This is an optimization exercise on Yosys and OpenROAD, whose aim is small area, not a production implementation. Only simulation tests tie the RTL to the original design; equivalence was not proved. No activity file was given, so power comes from the tool's default toggle rates.

Fig. 1: the clock network
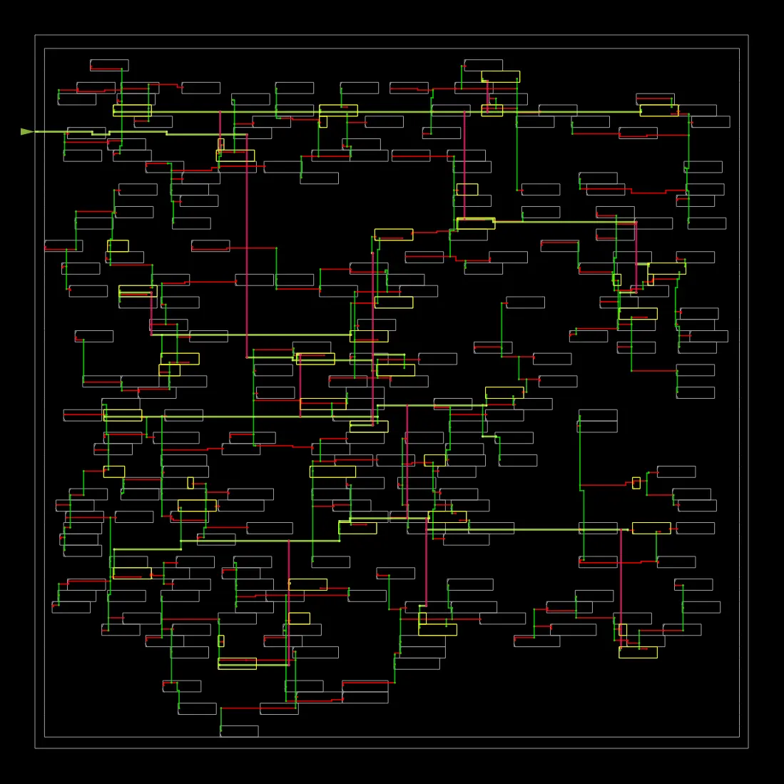
Fig. 2: hierarchy map of the flops
Scale: 3 px per µm. Other cells in grey.
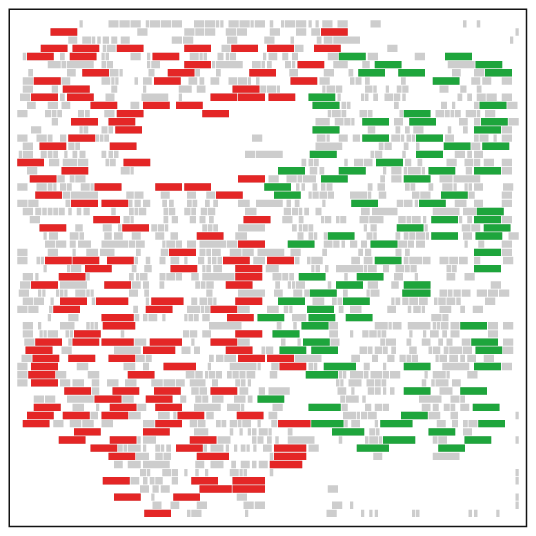
Fig. 3: signal wires on met2
Scale: 3 px per µm.
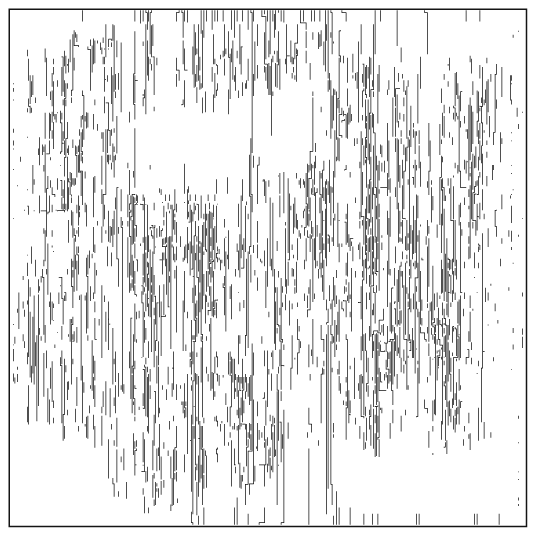
Fig. 4: layout detail
Window x 116 to 141, y 30 to 55 µm. Cells in grey, sequential cells in the stronger grey; small squares are vias.
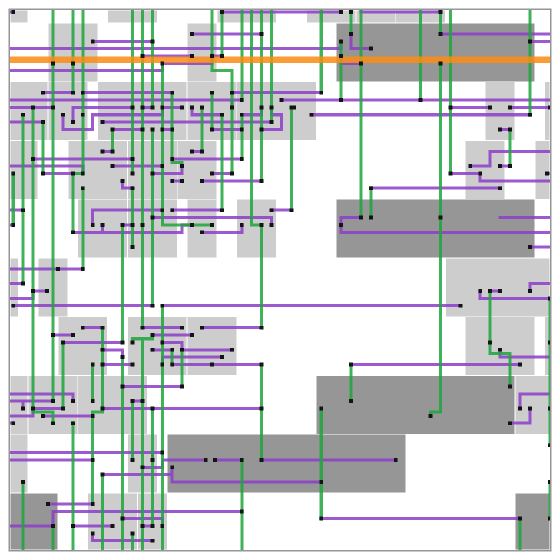
## run.sh

```bash
#!/bin/bash
# synth_recipe.tcl (not shown) runs the flow's synth.tcl, then flattens the netlist and writes it again
# the make line also repeats each setting of config.mk as NAME=value (left out here)
make -C /OpenROAD-flow-scripts/flow DESIGN_CONFIG=/design/flow/config.mk WORK_HOME=/design/flow/orfs CLKGATE_MAP_FILE= SYNTH_SCRIPT=/design/flow/synth_recipe.tcl finish
```

## config.mk

```make
export PLATFORM = sky130hd
export DESIGN_NAME = ecpri_top
export DESIGN_NICKNAME = ecpri_top
export VERILOG_FILES = /design/flow/design.v
export SDC_FILE = /design/flow/constraint.sdc
export NUM_CORES = 4
export LEC_CHECK = 0
export CAP_MARGIN = 20
export CORE_MARGIN = 2
export CORE_UTILIZATION = 40
export PLACE_DENSITY = 0.6
export SLEW_MARGIN = 20
```

## constraint.sdc

```tcl
create_clock -name core_clock -period 4.0 [get_ports {clk}]
set_input_delay 0.8000 -clock core_clock [delete_from_list [all_inputs] [get_ports {clk}]]
set_output_delay 0.8000 -clock core_clock [all_outputs]
set_load 0.01 [all_outputs]
```

## design.v

```verilog
module  ecpri_rx ( send_write_resp, send_read_resp, resp_payload_len,
                    addr_0, data_0, we_0, oe_0,  
                    addr_1, data_1, we_1, oe_1,  
                    addr_2, data_2, we_2, oe_2,  
                    clk, inp_data_fifo, recv_pkt, reset);
parameter DATA_WIDTH = 8 ;
parameter ADDR_WIDTH = 16 ;
input wire reset;
input wire [DATA_WIDTH-1:0] inp_data_fifo;
input wire clk;
input wire recv_pkt;
output reg send_write_resp;
output reg send_read_resp;
output reg [DATA_WIDTH-1:0] resp_payload_len;
output reg [ADDR_WIDTH-1:0] addr_0;
output reg [DATA_WIDTH-1:0] data_0;
output reg we_0;
output reg oe_0;
output reg [ADDR_WIDTH-1:0] addr_1;
input wire [DATA_WIDTH-1:0] data_1;
output reg we_1;
output reg oe_1;
output reg [ADDR_WIDTH-1:0] addr_2;
output reg [DATA_WIDTH-1:0] data_2;
output reg we_2;
output reg oe_2;
reg [DATA_WIDTH-1:0] prev_d;
reg [7:0] state;
reg [7:0] next_state;
reg [7:0] g_hdr_offset;
reg [7:0] l_rm_mem_hdr_offset;
reg [7:0] g_ver;
reg [7:0] g_msg_type;
reg [15:0] g_payload_len;
reg [7:0] l_rm_acc_id;
reg [7:0] l_rm_rw_req_resp;
reg [15:0] l_rm_ele_id;
reg [47:0] l_rm_addr;
reg [15:0] l_rm_len;
parameter  eth_hdr_offset = 0;
parameter  eth_hdr_len = 14;
parameter  ip_hdr_offset = 14;
parameter  ip_hdr_len = 20;
parameter  udp_hdr_start = 34;
parameter  udp_hdr_len = 8;
parameter  vlan_offset = 0;
parameter  reset_rx = 0;
parameter  find_cpri_hdr = 1;
parameter  read_cpri_hdr = 2;
parameter  read_cpri_remote_mem_hdr = 3;
parameter  cpri_type = 4;
parameter  cpri_remote_memory = 5;
parameter  read_payload = 8;
parameter  raise_rx_resp = 9;
parameter  write_id = 10;
parameter  write_mem = 11;
parameter  write_to_mem = 13;
parameter  raise_tx_resp = 14;
always @(posedge clk or posedge reset) begin
    if (reset) begin
        state <= reset_rx;
        send_write_resp <=0;
        send_read_resp <= 0;
        resp_payload_len <= 0;
        addr_0 <=0;
        data_0 <=0;
        we_0 <=0;
        oe_0 <=0;
        addr_1 <= 0;
        we_1 <= 0;
        oe_1 <= 0;
        addr_2 <= 0;
        data_2 <= 0;
        we_2 <= 0;
        oe_2 <= 0;
        next_state <= reset_rx;
        g_hdr_offset  <= 0;
        g_ver <= 0;
        g_msg_type <= 0;
        g_payload_len <= 0;
        l_rm_acc_id <= 0;
        l_rm_rw_req_resp <= 0;
        l_rm_ele_id <= 0;
        l_rm_addr <= 0;
        l_rm_len <= 0;
    end
    else begin
        state <= next_state;
        addr_1 <= addr_1 + 1;
        oe_1 <= 1;
        addr_0 <= addr_0 + 1;
        data_0 <= data_1;
        if (!state[0] && next_state[0]) begin
            case (next_state)
                find_cpri_hdr: begin
                    we_0 <= 1;
                    oe_0 <= 0;
                end
                write_to_mem :begin
                    we_2 <= 1;
                    oe_2 <= 0;
                end
                default : begin
                end
            endcase
        end
        case (next_state)
            reset_rx: begin
                if (recv_pkt) begin
                    next_state <= find_cpri_hdr;
                end
            end
            find_cpri_hdr: begin   
                if ( {prev_d, data_1} == 16'haefe) begin
                    next_state <= read_cpri_hdr;
                end
            end
            read_cpri_hdr: begin
                if (g_hdr_offset == 8'h0) begin
                   g_ver <= data_1;
                end else
                if (g_hdr_offset == 8'h1) begin
                   g_msg_type <= data_1;
                end else
                if (g_hdr_offset == 8'h2) begin
                    g_payload_len [15:8] <= data_1;
                end else
                if (g_hdr_offset == 8'h3) begin
                    g_payload_len [7:0] <= data_1;
                    next_state <= read_cpri_remote_mem_hdr;
                end
                g_hdr_offset <= g_hdr_offset + 1;
            end
            read_cpri_remote_mem_hdr: begin
                if (g_msg_type != 8'h4) begin
                  next_state <= reset_rx;
                end else begin
                    if (l_rm_mem_hdr_offset == 8'h0) begin
                        l_rm_acc_id <= data_1;
                    end
                    if (l_rm_mem_hdr_offset == 8'h1) begin
                        l_rm_rw_req_resp <= data_1;
                    end
                    if ((l_rm_mem_hdr_offset == 8'h2) || (l_rm_mem_hdr_offset == 8'h3)) begin
                        l_rm_ele_id <= (l_rm_ele_id << 8'h8) | data_1;
                    end
                    if ((l_rm_mem_hdr_offset > 8'h3)  &&  (l_rm_mem_hdr_offset < 8'ha) ) begin
                        l_rm_addr <= (l_rm_addr << 8'h8) | data_1;
                    end
                    if ((l_rm_mem_hdr_offset == 8'ha)  ||  (l_rm_mem_hdr_offset == 8'hb)) begin
                        l_rm_len <= (l_rm_len << 8'h8) | data_1;
                    end
                    if (l_rm_mem_hdr_offset == 8'hb) begin
                        if ( l_rm_rw_req_resp == 8'h0) begin
                            next_state <= read_payload;
                        end else begin
                            next_state <= write_to_mem;
                            addr_2 <= 0;
                        end
                    end
                end
            end
            read_payload : begin
                resp_payload_len  <= l_rm_len[7:0] ;
                next_state <= raise_rx_resp;
            end
            raise_rx_resp : begin
                send_read_resp <= 1;
                next_state <= reset_rx;
            end
            write_to_mem : begin
                if ( l_rm_len > 8'h0) begin
                    l_rm_len <= l_rm_len - 1;
                    addr_2 <= addr_2 + 1;
                    data_2 <= data_1;
                end
            end
            raise_tx_resp : begin
                send_write_resp <= 1;
                next_state <= reset_rx;
            end
            default : begin
            end
        endcase
    end
end
always @(posedge clk) begin
    if (!reset) begin
        prev_d <= data_1;
        if ((next_state == read_cpri_hdr) && (g_hdr_offset == 8'h3)) begin
            l_rm_mem_hdr_offset <= 0;
        end else if ((next_state == read_cpri_remote_mem_hdr) && (g_msg_type == 8'h4)) begin
            l_rm_mem_hdr_offset  <= l_rm_mem_hdr_offset + 1;
        end
    end
end
endmodule  
module ecpri_tx ( cpri_pkt_rdy_flg,
                addr_0, data_0, we_0, oe_0,  
                addr_1, data_1, we_1, oe_1,   
                addr_2, data_2, we_2, oe_2,   
                send_write_resp, send_read_resp,
                clk, resp_payload_len, reset, recv_pkt);
parameter DATA_WIDTH = 8 ;
parameter ADDR_WIDTH = 16 ;
input wire reset;
input wire clk;
input wire recv_pkt;
input wire send_write_resp;
input wire send_read_resp;
input wire [7:0] resp_payload_len;
output reg cpri_pkt_rdy_flg;
output reg [ADDR_WIDTH-1:0] addr_0;
input wire [DATA_WIDTH-1:0] data_0;
output reg we_0;
output reg oe_0;
output reg [ADDR_WIDTH-1:0] addr_1;
output reg [DATA_WIDTH-1:0] data_1;
output reg we_1;
output reg oe_1;
output reg [ADDR_WIDTH-1:0] addr_2;
output reg [DATA_WIDTH-1:0] data_2;
output reg we_2;
output reg oe_2;
reg [7:0] state;
reg [7:0] next_state;
reg [7:0] g_hdr_addr;
reg [7:0] l_rm_mem_hdr_addr;
reg [7:0] g_ver;
reg [7:0] g_msg_type;
reg [15:0] g_payload_len;
reg [7:0] l_rm_acc_id;
reg [7:0] l_rm_rw_req_resp;
reg [15:0] l_rm_ele_id;
reg [47:0] l_rm_addr;
reg [15:0] l_rm_len;
parameter reset_tx = 1;
parameter write_cpri_hdr = 2;
parameter write_cpri_remote_mem_hdr = 3;
parameter read_payload = 4;
parameter write_to_mem = 6;
parameter cpri_pkt_rdy = 7;
parameter g_hdr_offset = 0;
parameter g_hdr_len = 4;
parameter l_hdr_offset = 4;
parameter l_hdr_len = 12;
always @(posedge clk or posedge reset) begin
    if (reset) begin
        state <= reset_tx;
        next_state <= reset_tx;
        cpri_pkt_rdy_flg <= 0;
        addr_0 <=0;
        we_0 <=0;
        oe_0 <=0;
        addr_1 <=0;
        data_1 <=0;
        we_1 <=0;
        oe_1 <=0;
        addr_2 <=0;
        data_2 <=0;
        we_2 <=0;
        oe_2 <=0;
        g_hdr_addr  <= 0;
        g_ver <= 0;
        g_msg_type <= 0;
        g_payload_len <= 0;
        l_rm_acc_id <= 0;
        l_rm_rw_req_resp <= 0;
        l_rm_ele_id <= 0;
        l_rm_addr <= 0;
        l_rm_len <= 0;
    end
    else begin
        if ( (send_write_resp == 1'b1) || (send_read_resp == 1'b1) ) begin
            state <= next_state;
            if (next_state != cpri_pkt_rdy) begin
                addr_1 <= addr_1 + 1;
                we_1 <= 1;
            end
        end
        case (next_state)
            reset_tx: begin
                if ((send_write_resp == 1'b1) || (send_read_resp == 1'b1) ) begin
                    next_state <= write_cpri_hdr;
                    g_payload_len <= resp_payload_len + 4 ;
                    oe_0  <= 1;
                end
            end
             write_cpri_hdr: begin
                if (g_hdr_addr == 8'h0) begin
                   data_1 <= 8'h10 ;
                end else
                if (g_hdr_addr == 8'h1) begin
                    data_1 <= 8'h4;
                end else
                if (g_hdr_addr == 8'h2) begin
                    data_1 <= g_payload_len [15:8];
                end else
                if (g_hdr_addr == 8'h3) begin
                    data_1 <= g_payload_len [7:0];
                    next_state <= write_cpri_remote_mem_hdr;
                    l_rm_len  <=  resp_payload_len ;
                end
                g_hdr_addr <= g_hdr_addr + 1;
            end
            write_cpri_remote_mem_hdr: begin
                    if (l_rm_mem_hdr_addr == 8'h0) begin
                        data_1 <= l_rm_acc_id ;
                    end
                    if (l_rm_mem_hdr_addr == 8'h1) begin
                        if (send_write_resp == 1'b1) begin
                            data_1 <= 8'h11;
                        end if (send_read_resp == 1'b1) begin
                            data_1 <= 8'h10;
                        end else begin
                            next_state <= reset_tx;
                        end
                    end
                    if (l_rm_mem_hdr_addr == 8'h2)  begin
                        data_1 <= l_rm_ele_id [15:8];
                    end
                    if (l_rm_mem_hdr_addr == 8'h3) begin
                        data_1 <= l_rm_ele_id[7:0];
                    end
                    if ( (l_rm_mem_hdr_addr > 8'h3)  &&  (l_rm_mem_hdr_addr < 8'ha) ) begin
                        data_1 <= l_rm_addr[47:40] ;
                    end
                    if ((l_rm_mem_hdr_addr == 8'ha)  ||  (l_rm_mem_hdr_addr == 8'hb)) begin
                        data_1 <= l_rm_len [15:8];
                    end
                    if (l_rm_mem_hdr_addr == 8'hb) begin
                        if ( send_read_resp == 1'b1) begin
                            next_state <= read_payload;
                            addr_0 <= 0;
                        end else begin
                            next_state <= write_to_mem;
                        end
                    end
            end
            read_payload : begin
                if ( l_rm_len > 8'h0) begin
                    l_rm_len <= l_rm_len - 1;
                    addr_1 <= addr_1 + 1;
                    addr_0 <= addr_0 + 1;
                    data_1 <= data_0;
                end else begin
                    next_state <= cpri_pkt_rdy;
                end
            end
            write_to_mem : begin
                next_state <= cpri_pkt_rdy;
            end
            cpri_pkt_rdy: begin
                cpri_pkt_rdy_flg  <= 1;
            end
            default : begin
            end
        endcase
    end
end
always @(posedge clk) begin
    if (!reset) begin
        if ((next_state == write_cpri_hdr) && (g_hdr_addr == 8'h3)) begin
            l_rm_mem_hdr_addr <= 0;
        end else if (next_state == write_cpri_remote_mem_hdr) begin
            l_rm_mem_hdr_addr  <= l_rm_mem_hdr_addr + 1;
        end
    end
end
endmodule  
module ecpri_top (
    input  wire        clk,
    input  wire        reset,
    input  wire        recv_pkt,
    input  wire [7:0]  inp_data_fifo,
    input  wire [7:0]  rx_data_1,
    input  wire [7:0]  tx_data_0,
    output wire        send_write_resp,
    output wire        send_read_resp,
    output wire [7:0]  resp_payload_len,
    output wire [15:0] rx_addr_0,
    output wire [7:0]  rx_data_0,
    output wire        rx_we_0,
    output wire        rx_oe_0,
    output wire [15:0] rx_addr_1,
    output wire        rx_we_1,
    output wire        rx_oe_1,
    output wire [15:0] rx_addr_2,
    output wire [7:0]  rx_data_2,
    output wire        rx_we_2,
    output wire        rx_oe_2,
    output wire        cpri_pkt_rdy_flg,
    output wire [15:0] tx_addr_0,
    output wire        tx_we_0,
    output wire        tx_oe_0,
    output wire [15:0] tx_addr_1,
    output wire [7:0]  tx_data_1,
    output wire        tx_we_1,
    output wire        tx_oe_1,
    output wire [15:0] tx_addr_2,
    output wire [7:0]  tx_data_2,
    output wire        tx_we_2,
    output wire        tx_oe_2
);
ecpri_rx dut_ecpri_rx (
    .send_write_resp(send_write_resp), .send_read_resp(send_read_resp), .resp_payload_len(resp_payload_len),
    .addr_0(rx_addr_0), .data_0(rx_data_0), .we_0(rx_we_0), .oe_0(rx_oe_0),
    .addr_1(rx_addr_1), .data_1(rx_data_1), .we_1(rx_we_1), .oe_1(rx_oe_1),
    .addr_2(rx_addr_2), .data_2(rx_data_2), .we_2(rx_we_2), .oe_2(rx_oe_2),
    .clk(clk), .inp_data_fifo(inp_data_fifo), .recv_pkt(recv_pkt), .reset(reset)
);
ecpri_tx dut_ecpri_tx (
    .cpri_pkt_rdy_flg(cpri_pkt_rdy_flg),
    .addr_0(tx_addr_0), .data_0(tx_data_0), .we_0(tx_we_0), .oe_0(tx_oe_0),
    .addr_1(tx_addr_1), .data_1(tx_data_1), .we_1(tx_we_1), .oe_1(tx_oe_1),
    .addr_2(tx_addr_2), .data_2(tx_data_2), .we_2(tx_we_2), .oe_2(tx_oe_2),
    .send_write_resp(send_write_resp), .send_read_resp(send_read_resp),
    .clk(clk), .resp_payload_len(resp_payload_len), .reset(reset), .recv_pkt(recv_pkt)
);
endmodule
```

==> flow_summary.toml <==
[outcome]
status = "finished clean"

[sta]
post-route-min-period_ps = 3090
clock.fmax_ghz = 0.3237
slew_headroom = 0.3541
setup_tns_ps = 0
holdWs_ps = 452.4
rsz0062_at_grt = "false"
tightestPinTransition_ps = 968.8
post-route-period-util = 0.7724

[layout]
multi_input_area_share = 0.3716
final_area_um2 = 13800
bufAreaShareNonClock = 0.1064
multiInputGateArea_um2 = 5129
seq_share = 0.4167
top_area_cell_class = "sequential cells"
diodes = 0
synthToLayoutAreaGrowth_pct = 22.43

[clocking]
cts-resized-gates = 0
clock-sinks = 225
clockRootBuffer = "clkbuf_16"
cts.path.max_buffers = 3

[synth]
syn_avg_cell_area_um2 = 10.41
ys_top_cells_by_area = "dfrtp_1 (44%), edfxtp_1 (6.4%), xnor2_1 (4.4%)"
synth_area_um2 = 11270
synth_cells = 1083
synth_ff_type = "dfrtp_1"
yosysWarnings = 2

[worst_setup_path]
reg2reg_from = "dut_ecpri_tx.l_rm_len[0]$_DFFE_PP0P_"
path_class = "reg -> reg"
cp-start-kind = "flip-flop"
crit_start = "dut_ecpri_tx.l_rm_len[0]$_DFFE_PP0P_"
timing.rr.end = "dut_ecpri_tx.l_rm_len[0]$_DFFE_PP0P_"
crit_slowest_cell = "nor3b_1"
critPathRequiredTime_ps = 4420

[placed_design]
dp_slack_ps = 919.8
postPlaceCellArea_um2 = 12930
numPortBuffers = 138

[die]
fp.dieH_um = 171.9
ios = 178
core_area_um2 = 27780
start_util = 0.4058

[pwr]
combinationalPower_w = 0.000487
pwr-share-seq = 0.469
p_total_w = 0.005453
netSwitchingPower_w = 0.001303
seq-power_w = 0.00256
combPwrFrac = 0.089

[routing]
drtAntennaViolNets = 0
drcViolationCount = 0

[global_routing]
grt_pass1_wl_um = 43480
grt_usage = 0.1811
antenna_found_initial = 0
grt_max_degree = 175
## Picture notes: Fig. 1
Clock Power: 0.00241 W
clock skew after layout: 14.24 ps
CTS buffer count: 26
worst-skew pair later-pin latency: 530 ps
CLK BUF: 38

## Picture notes: Fig. 2
Key: green = `dut_ecpri_tx` [flops 87]; red = `dut_ecpri_rx` [flops 138]
Post-Layout Cell Count: 1,614
Finished Core Util: 0.4968
Die ar.: 29,550 µm²

## Picture notes: Fig. 3
The longest straight run is 59.8 µm. The wires run mostly vertical. The layer holds 46% of the routed length. 1,051 nets have wire on it. The layer carries 12,300 µm of wire.
via count: 8,621
WL final: 26,890 µm
M2 GR Usage: 0.2867

## Picture notes: Fig. 4
Key: orange = metal 3; purple = metal 1; green = metal 2
Netlist names of flops here include `dut_ecpri_tx.g_hdr_addr` (2). Sequential cells in the window: 4. 32 logic cells have their middle in the window.

routing by layer:
metal  wire length, µm  track usage  vias to the layer above  share of wire
met5                 0            0                        -              0
met4               358      0.03654                        0          0.013
met3              1663      0.03479                       32          0.062
met2             12310       0.2867                      219           0.46
met1             12560       0.2601                     4213           0.47
li1                  -            -                     4157              -
layout by cell type, fill, tap and decap left out, types with 29 or more instances in the layout:
| cell | count |
|---|---|
| xnor2_1 | 57 |
| xor2_1 | 34 |
| o21ai_0 | 49 |
| nand2_1 | 93 |
| conb_1 | 32 |
| nor2_1 | 82 |
| a21oi_1 | 41 |
| nor3_1 | 35 |
| clkdlybuf4s50_1 | 138 |
| mux2_2 | 32 |
| dfrtp_1 | 200 |
| nand4_1 | 29 |
| nand3_1 | 47 |
logic make-up after synthesis:
family	after synthesis	synth area share
compound gates	199	0.1205
xor+xnor	91	0.07069
fa+ha+maj	23	0.02552
buf+inv	98	0.04594
flops	225	0.5102
mux	35	0.03462
other cells	2	0.0006661
simple gates	410	0.1919
critical path, delay by kind of cell, from the launching register on:
family	cells	cell delay, ps
AO/OA/AOI/OAI	2	820
adder cells (fa/ha/maj)	1	180
buffers and inverters	1	90
flip-flops	1	440
AND/OR/NAND/NOR	3	1450

[static timing again, ports no longer ideal]
Ports are ideal in the flow. The routed layout listed here was re-timed in OpenROAD.
Step 1: set_driving_cell puts a clkbuf_16 on clk and a buf_2 on each other input, an assumption about the parent block.
Step 2 also shifts input and output timing later by t, the mid clock arrival at the registers, as if the neighbouring blocks saw the same clock.
a / b / c = ideal / step 1 / step 2; a / b = the first two.
t, ns: 0.569
slack for setup (ns): 0.910 / 0.910 / 0.910
latest minus earliest clock arrival (ns): 0.017 / 0.017
After both steps setup and hold are still met in this run. The setup slack of this run moves by 0.000 ns with the drivers and by 0.000 ns with both steps.
